Context: an optimization exercise on an open-source flow, tuned for small area and a short achievable clock period. The choices shown serve that exercise and are no tape-out recipe. The RTL was checked by simulation tests, not by an equivalence proof against the original design. No activity file was given, so power comes from the tool's default toggle rates.

File: flow/design.v
`timescale 1 ns / 1 ps
module sinhron_reg ( clk, clk5, data_in, dta_from_bus, wr, rd, a1, a2, a3, a4, adr, adr_out, dto, reset, TNO_mk, TNC_mk, TOBM_mk, TNI_mk, TKI_mk, TNP_mk, TKP_mk, TNO, TNC, TOBM, TNI, TKI, TNP, TKP, wr_bus, rd_bus, ale1, ale2, ale3, ale4);
output TNO ;
wire   TNO ;
output TNC ;
wire   TNC ;
output TOBM ;
wire   TOBM ;
output TNI ;
wire   TNI ;
output TKI ;
wire   TKI ;
output TNP ;
wire   TNP ;
output TKP ;
wire   TKP ;
output ale1;
wire   ale1;
output ale2;
wire   ale2;
output ale3;
wire   ale3;
output ale4;
wire   ale4;
output wr_bus;
wire   wr_bus;
output rd_bus;
wire   rd_bus;
output TNO_mk ;
wire   TNO_mk ;
output TNC_mk ;
wire   TNC_mk ;
output TOBM_mk ;
wire   TOBM_mk ;
output TNI_mk ;
wire   TNI_mk ;
output TKI_mk ;
wire   TKI_mk ;
output TNP_mk ;
wire   TNP_mk ;
output TKP_mk ;
wire   TKP_Mk ;
output [7:0] dto ;
wire [7:0] dto ; 
output [7:0] adr_out ;
wire [7:0] adr_out ;
input a1;
wire a1; 
input a2;
wire a2;
input a3;
wire a3; 
input a4;
wire a4;
input clk ;
wire clk ; 
input clk5 ;
wire clk5 ;
input [15:0] dta_from_bus ;
wire [15:0] dta_from_bus ;
input [15:0] data_in ;
wire [15:0] data_in ;
input wr;
wire wr;
input rd;
wire rd;
input [7:0] adr ;
wire [7:0] adr ;   
input reset ;
wire reset ;
reg [31:0] main_timer;
reg [3:0] ale_reg;
reg reg_wr;
reg reg_rd;
reg [31:0] reg_TNO;
reg [31:0] reg_TNC;
reg [31:0] reg_TOBM;
reg [31:0] reg_TNI;
reg [31:0] reg_TKI;
reg [31:0] reg_TNP;
reg [31:0] reg_TKP;	   	
reg [31:0] temp1;
reg [15:0] temp_indata;
reg flag_TNO_mk;
reg flag_TNC_mk;
reg flag_TOBM_mk;
reg flag_TNI_mk;
reg flag_TKI_mk;
reg flag_TNP_mk;
reg flag_TKP_mk;  
reg flag_TNO;
reg flag_TNC;
reg flag_TOBM;
reg flag_TNI;
reg flag_TKI;
reg flag_TNP;
reg flag_TKP; 
reg[7:0] d_TNO;
reg[7:0] d_TNC;
reg[7:0] d_TOBM;
reg[7:0] d_TNI;
reg[7:0] d_TKI;
reg[7:0] d_TNP;
reg[7:0] d_TKP; 
reg [7:0] reg_dto;	   
reg [7:0] reg_adr_out;
reg [7:0] reg_adr;	
reg [7:0] sch_1us;	 
reg flag_T1us;
reg [2:0] front_t1us; 
reg [2:0] front_wr;	
reg [2:0] front_rd;	  
reg [2:0] front_clk5;	
always @(posedge clk)
		begin
			front_wr  <={  front_wr  [1:0],wr  };	   
			front_rd  <={  front_rd  [1:0],rd  };
			front_clk5<={  front_clk5[1:0],clk5};	
			reg_adr_out<=adr;
			reg_wr<=wr;
			reg_rd<=rd;
			ale_reg<={a1,a2,a3,a4};
		end
always @(posedge clk)	  	 
	begin
		if (reset) begin sch_1us<=0; flag_T1us<=0; end else
		if (sch_1us<20) 
			begin
				sch_1us<=sch_1us+1;
				flag_T1us<=0;
			end 
		else
			begin
			  sch_1us  <=0;
			  flag_T1us<=1;
			end
	end
always @(posedge clk)
	if (reset)
		begin
			reg_TNO <=32'h0;
			reg_TNC <=32'h0;
			reg_TOBM<=32'h0;
			reg_TNI <=32'h0;
			reg_TKI <=32'h0;
			reg_TNP <=32'h0;
			reg_TKP <=32'h0;
			main_timer<=1;
			flag_TNO <=0;
			flag_TNC <=0;
			flag_TOBM<=0;
			flag_TNI <=0;
			flag_TKI <=0;
			flag_TNP <=0;
			flag_TKP <=0; 
			flag_TNO_mk <=0;
			flag_TNC_mk <=0;
			flag_TOBM_mk<=0;
			flag_TNI_mk <=0;
			flag_TKI_mk <=0;
			flag_TNP_mk <=0;
			flag_TKP_mk <=0; 
			d_TNO <=10;
 			d_TNC <=10;
  			d_TOBM<=10;
  			d_TNI <=10;
  			d_TKI <=10;
  			d_TNP <=10;
  			d_TKP <=10; 
			temp1      <=32'h00000000;
			temp_indata<=16'h0000; 
			reg_dto<=0;	 
		end	
	else
		begin
			if (flag_T1us==1)  main_timer<=main_timer+1;   
			if (front_wr==3'b011)   		  
						begin  
							case (adr) 
								8'd 0:begin  reg_TNO [31:16]<=data_in;  flag_TNO <=0; d_TNO <=10; end
								8'd 1:		 reg_TNO [15: 0]<=data_in;
								8'd 2:begin  reg_TNC [31:16]<=data_in;  flag_TNC <=0; d_TNC <=10; end	
								8'd 3: 		 reg_TNC [15: 0]<=data_in;	
								8'd 4:begin  reg_TOBM[31:16]<=data_in;  flag_TOBM<=0; d_TOBM<=10; end	 
								8'd 5: 		 reg_TOBM[15: 0]<=data_in;	
								8'd 6:begin  reg_TNI [31:16]<=data_in;  flag_TNI <=0; d_TNI <=10; end	
								8'd 7: 		 reg_TNI [15: 0]<=data_in;	
								8'd 8:begin  reg_TKI [31:16]<=data_in;  flag_TKI <=0; d_TKI <=10; end		   
								8'd 9: 		 reg_TKI [15: 0]<=data_in;
								8'd10:begin  reg_TNP [31:16]<=data_in;  flag_TNP <=0; d_TNP <=10; end	
								8'd11: 		 reg_TNP [15: 0]<=data_in;	
								8'd12:begin  reg_TKP [31:16]<=data_in;  flag_TKP <=0; d_TKP <=10; end	   
								8'd13: 		 reg_TKP [15: 0]<=data_in;	   
								8'd14:       main_timer[31:16]<=data_in;
								8'd15:       main_timer[15: 0]<=data_in;
								default: ;
							 endcase
						end	
			 else
					begin	  
						if (main_timer==reg_TNO )  flag_TNO_mk <=1;
						if (main_timer==reg_TNC )  flag_TNC_mk <=1;
						if (main_timer==reg_TOBM)  flag_TOBM_mk<=1;	
						if (main_timer==reg_TNI )  flag_TNI_mk <=1;	
						if (main_timer==reg_TKI )  flag_TKI_mk <=1;  
						if (main_timer==reg_TNP )  flag_TNP_mk <=1;  
						if (main_timer==reg_TKP )  flag_TKP_mk <=1; 	
						if (flag_TNO ) if (!(d_TNO ==0)) begin d_TNO <=d_TNO -1; flag_TNO <=1; end else  flag_TNO <=0;	  
						if (flag_TNC ) if (!(d_TNC ==0)) begin d_TNC <=d_TNC -1; flag_TNC <=1; end else  flag_TNC <=0; 
						if (flag_TOBM) if (!(d_TOBM==0)) begin d_TOBM<=d_TOBM-1; flag_TOBM<=1; end else  flag_TOBM<=0; 
						if (flag_TNI ) if (!(d_TNI ==0)) begin d_TNI <=d_TNI -1; flag_TNI <=1; end else  flag_TNI <=0; 	
						if (flag_TKI ) if (!(d_TKI ==0)) begin d_TKI <=d_TKI -1; flag_TKI <=1; end else  flag_TKI <=0;
						if (flag_TNP ) if (!(d_TNP ==0)) begin d_TNP <=d_TNP -1; flag_TNP <=1; end else  flag_TNP <=0; 
						if (flag_TKP ) if (!(d_TKP ==0)) begin d_TKP <=d_TKP -1; flag_TKP <=1; end else  flag_TKP <=0; 
					 end
				if (front_rd==3'b011)    
					begin 
							case (adr) 
								8'd 0: reg_dto<=reg_TNO [31:16];
								8'd 1: reg_dto<=reg_TNO [15: 0];
								8'd 2: reg_dto<=reg_TNC [31:16]; 
								8'd 3: reg_dto<=reg_TNC [15: 0];	
								8'd 4: reg_dto<=reg_TOBM[31:16]; 
								8'd 5: reg_dto<=reg_TOBM[15: 0];	
								8'd 6: reg_dto<=reg_TNI [31:16];  
								8'd 7: reg_dto<=reg_TNI [15: 0];	
								8'd 8: reg_dto<=reg_TKI [31:16]; 		   
								8'd 9: reg_dto<=reg_TKI [15: 0];
								8'd10: reg_dto<=reg_TNP [31:16]; 
								8'd11: reg_dto<=reg_TNP [15: 0];	
								8'd12: reg_dto<=reg_TKP [31:16];  
								8'd13: reg_dto<=reg_TKP [15: 0];	   
								8'd14: reg_dto<=main_timer[31:16];
								8'd15: reg_dto<=main_timer[15: 0];
								default:reg_dto<=dta_from_bus;  
							 endcase
					end 
		end
	assign 	 TNO_mk =flag_TNO_mk ;
	assign	 TNC_mk =flag_TNC_mk ;
	assign 	 TOBM_mk=flag_TOBM_mk;
	assign	 TNI_mk =flag_TNI_mk ;
	assign	 TKI_mk =flag_TKI_mk ;
	assign	 TNP_mk =flag_TNP_mk ;
	assign   TKP_mk =flag_TKP_mk ;
	assign 	 TNO =flag_TNO ;
	assign	 TNC =flag_TNC ;
	assign 	 TOBM=flag_TOBM;
	assign	 TNI =flag_TNI ;
	assign	 TKI =flag_TKI ;
	assign	 TNP =flag_TNP ;
	assign   TKP =flag_TKP ; 
	assign    dto=reg_dto; 
	assign    adr_out=reg_adr_out;
	assign  wr_bus=reg_wr;
	assign  rd_bus=reg_rd;
	assign  ale1=ale_reg[3];
	assign  ale2=ale_reg[2];
	assign  ale3=ale_reg[1];
	assign  ale4=ale_reg[0];
endmodule
File: flow/run.sh
#!/bin/bash
# synth_recipe.tcl (not shown) runs the flow's synth.tcl, then flattens the netlist and writes it again
# the make line also repeats each setting of config.mk as NAME=value (left out here)
make -C /OpenROAD-flow-scripts/flow DESIGN_CONFIG=/design/flow/config.mk WORK_HOME=/design/flow/orfs CLKGATE_MAP_FILE= SYNTH_SCRIPT=/design/flow/synth_recipe.tcl finish
File: flow/constraint.sdc
create_clock -name core_clock -period 3.0 [get_ports {clk}]
set_input_delay 0.6000 -clock core_clock [delete_from_list [all_inputs] [get_ports {clk}]]
set_output_delay 0.6000 -clock core_clock [all_outputs]
set_load 0.01 [all_outputs]
File: flow/config.mk
export PLATFORM = sky130hd
export DESIGN_NAME = sinhron_reg
export DESIGN_NICKNAME = sinhron_reg
export VERILOG_FILES = /design/flow/design.v
export SDC_FILE = /design/flow/constraint.sdc
export NUM_CORES = 4
export LEC_CHECK = 0
export CAP_MARGIN = 20
export CORE_MARGIN = 2
export CORE_UTILIZATION = 40
export SLEW_MARGIN = 20
The metal 1 layer:
Supply wires on this layer in grey.
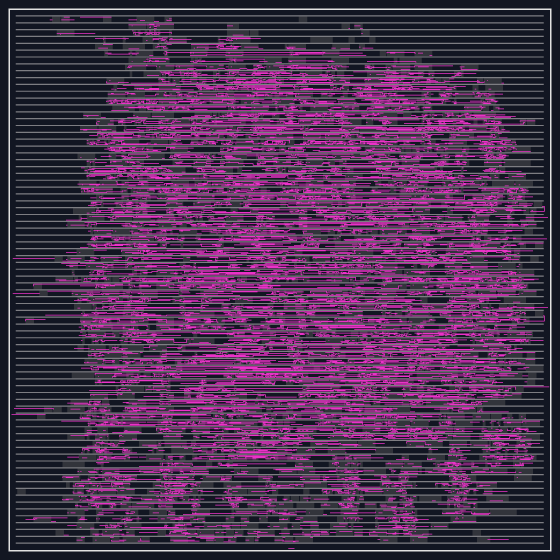
2197 nets have wire on it. The layer holds 41% of the routed length. The longest straight run is 63.1 microns. The layer carries 27.8 mm of wire.

Met3 routing:
The bar under the picture is 50 microns long.
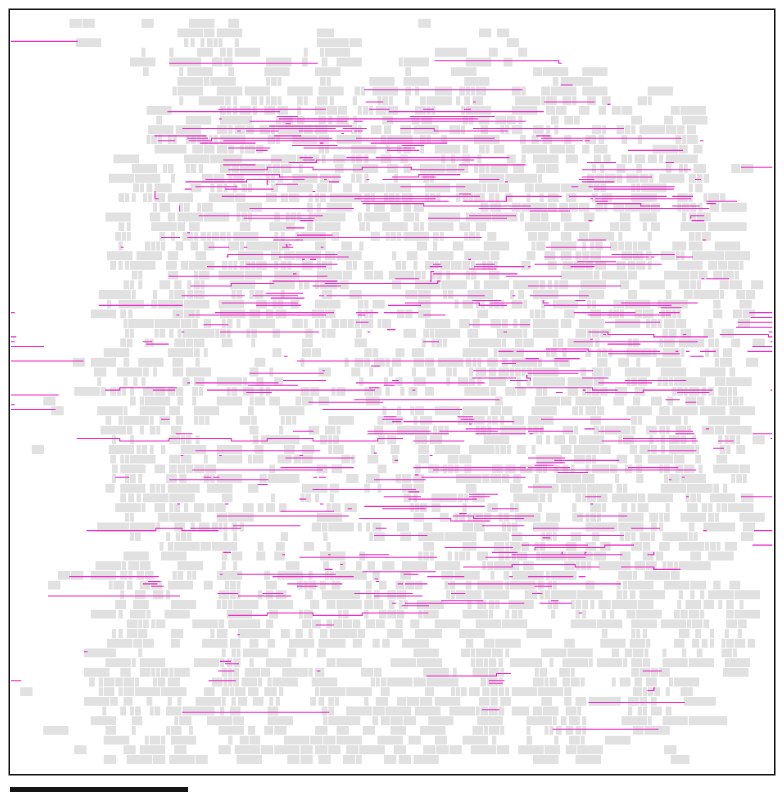
230 nets have wire on it. The wires run mostly horizontal.
via count: 16500
GRT met3 Usage: 5.94%
drt total wl: 67.4 mm

==> impl_metrics.py <==
metrics = {
    "layout": {
        "top_area_cell_class": "multi-input combinational cells",
        "diodes": 0,
        "inverters": 31,
        "layout.nonclk_buf_share_pct": 8.67,
        "clkCellAreaFrac_pct": 6.87,
        "nFillCells": 4306,
        "n_all_buffers": 197,
        "nNetsFinal": 2351,
        "layout_common_cells": "nand2_1, dfxtp_1, xnor2_1",
        "final_area_sq_mm": 0.0211,
        "flops_and_latches": 361,
        "multi_input_area_share_pct": 46.2,
        "multi_input_area_sq_mm": 0.00974,
        "instances_no_fill": 2912,
        "nClkBuffers": 64,
        "synthToLayoutAreaGrowth_pct": 19.0,
        "seq_area_sq_mm": 0.00723,
        "seq_share_pct": 34.2,
        "post-route-util_pct": 48.0,
        "mostFrequentLayoutCell": "nand2_1",
    },
    "critical_path": {
        "r2r_slack_ns": 0.45,
        "critPathRequiredTime_ns": 3.52,
        "worstSetupEndpointType": "flop",
        "crit_path_end": "main_timer[27]",
        "reg2reg_from": "main_timer[19]",
        "slowest_stage": "dfxtp_1",
        "critical_path_class": "reg2reg",
        "crit_path_max_incr_delay_ns": 0.63,
        "r2r_end": "main_timer[27]",
        "crit_fanout": 6,
        "critPathTopFamily": "simple AND/OR/NAND/NOR gates",
        "cp.arrival_ns": 3.08,
        "path_depth": 5,
        "path_cells": "nand4_1 -> or4b_4 -> or4_4 -> or4_1 -> nand3_1",
        "cp-start-kind": "flop",
    },
    "timing": {
        "holdWs_ns": 0.368,
        "final-max-slew-violation-count": 0,
        "period_share_pct": 85.2,
        "maxClockFrequency_ghz": 0.391,
        "rsz0062_at_grt": "false",
        "timing.slew.headroom_pct": 23.5,
        "setup_tns_ns": 0,
        "worst_pin_slew_ns": 1.15,
        "post-route-min-period_ns": 2.55,
        "timing.final.ws_setup_ns": 0.445,
        "finalHoldViolCount": 0,
    },
    "grt": {
        "use_met2_pct": 45.3,
        "grt_util_all_layers_pct": 28.8,
        "grt_pass1_wl_mm": 100,
        "grt_overflow": 0,
        "grt_pass1_vias": 15600,
        "top_usage_layer": "met2",
        "grt_max_degree": 116,
        "antenna_found_initial": 0,
    },
    "yosys": {
        "synth-xor-area-share_pct": 14.7,
        "ys.warnings.count": 1,
        "ys_seq_elements": 361,
        "synth.distinct_cells": 75,
        "yosys.area_share.adder_pct": 1.13,
        "ys_seq_area_share_pct": 40.8,
        "synthFlopType": "dfxtp_1",
        "synth_compound_area_share_pct": 13.2,
        "synthMostInstantiatedCell": "nand2_1",
        "syn_avg_cell_area_sq_um": 8.01,
        "synth_area_leaders": "dfxtp_1, xnor2_1, nand2_1",
        "yosys.area.top_type_share_pct": 40.8,
        "synth-edff-count": 0,
        "syn_area_sq_mm": 0.0177,
        "synth-simple-area-share_pct": 23.4,
        "ys_top_cells_by_count": "nand2_1, dfxtp_1, xnor2_1, a21oi_1, clkbuf_1",
        "synth_cells": 2212,
        "synth_top_family_by_area": "simple AND/OR/NAND/NOR gates",
    },
    "hold_path": {
        "hold_depth": 0,
        "hp-class": "reg2reg",
        "min_to": "front_wr[2]",
    },
    "placed_design": {
        "place_inst": 2833,
        "placed_area_sq_mm": 0.0196,
        "dp_slack_ns": -0.0373,
        "globalplace.congestion": 1.05,
    },
    "power_and_ir_drop": {
        "comb_power_share_pct": 6.2,
        "powerDensity_mw_per_mm2": 519,
        "ir_drop_v": 0.000313,
        "power.internal_mw": 8.32,
        "p_comb_mw": 0.680,
        "switching_power_mw": 2.63,
        "pg_seq_mw": 4.86,
        "pwr-share-clk_pct": 49.3,
        "sw_frac_of_total_pct": 24.0,
        "p_leak_nw": 7.11,
    },
    "drt": {
        "highest_layer": "met4",
        "drc_errors": 0,
        "wl_met3_mm": 6.08,
        "avgViaCountPerCell": 5.68,
        "routedWlPerCell_microns": 23.1,
        "drtPass1Iterations": 5,
        "wl_met2_mm": 30.2,
        "antenna_left": 0,
    },
    "job": {
        "maxCapViolCount": 0,
    },
    "clock_tree": {
        "clk_latency_ns": 0.59,
        "cts_hold_buf": 0,
        "clockRootBuffer": "clkbuf_16",
        "cts_sinks": 361,
        "clkTransAtPathRegs_ns": 0.06,
        "cts_made_buffers": 43,
        "h-tree-depth": 2,
        "clockBufferDepth": 3,
        "cts_tree": "built",
    },
    "run_status": {
        "status": "no timing/DRC/antenna violations",
    },
    "die": {
        "taps": 592,
        "rows": 77,
        "die_h_microns": 215,
        "initial_core_util_pct": 40.4,
        "fp.dieW_microns": 215,
        "dieArea_sq_mm": 0.0460,
    },
}
The metal 4 layer:
The bar under the picture is 50 microns long. Supply wires on this layer in grey.
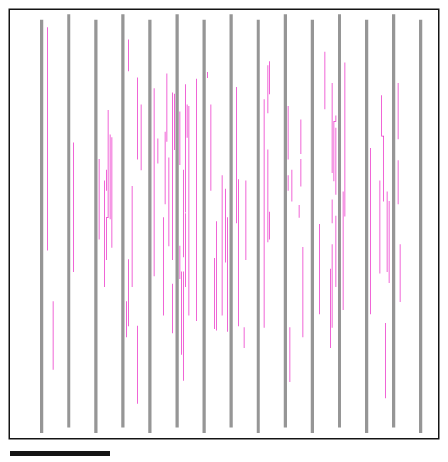
54 nets have wire on it. The longest straight run is 121 microns. The layer holds 5.0% of the routed length. The layer carries 3340 microns of wire.

Wires at chosen ports, followed through buffers:
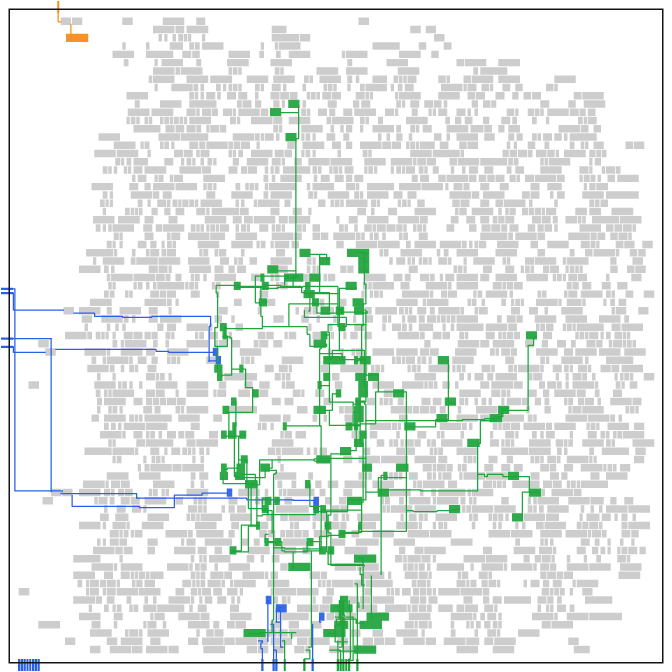
Blue marks `dta_from_bus`, bits 16, direction input, end cells 9, buffers 8, wire 526 microns. Orange marks `a3`, bits 1, direction input, end cells 1, buffers 1, wire 9.70 microns. Green marks `adr`, bits 8, direction input, end cells 117, buffers 17, wire 2090 microns.
I/O Pins: 85
port bufs: 75

==> static timing again, ports no longer ideal <==
No port has a modelled driver above. Below, the same layout with a new extraction and two added sets of constraints.
Step 1: set_driving_cell puts a clkbuf_16 on clk and a buf_2 on each other input, an assumption about the parent block.
Step 2 adds t to the input delays and takes it off the output delays; t is the mean of the earliest and latest rising clock arrival at the registers after step 1. Input paths then give back, and output paths get back, about the clock's delay inside the block.
Three values: ideal ports, drivers, drivers and shift; two values: the first two.
t (ns): 0.639
setup WS [ns]: 0.445 / 0.445 / -0.067
worst setup path after step 2: input to register
worst register clock-pin slew, ns: 0.06 / 0.06
worst data-port slew with drivers (ns): 0.06
With both steps, setup timing fails in this run, where it was met with ideal ports. The setup slack of this run moves by 0.000 ns with the drivers and by -0.512 ns with both steps.
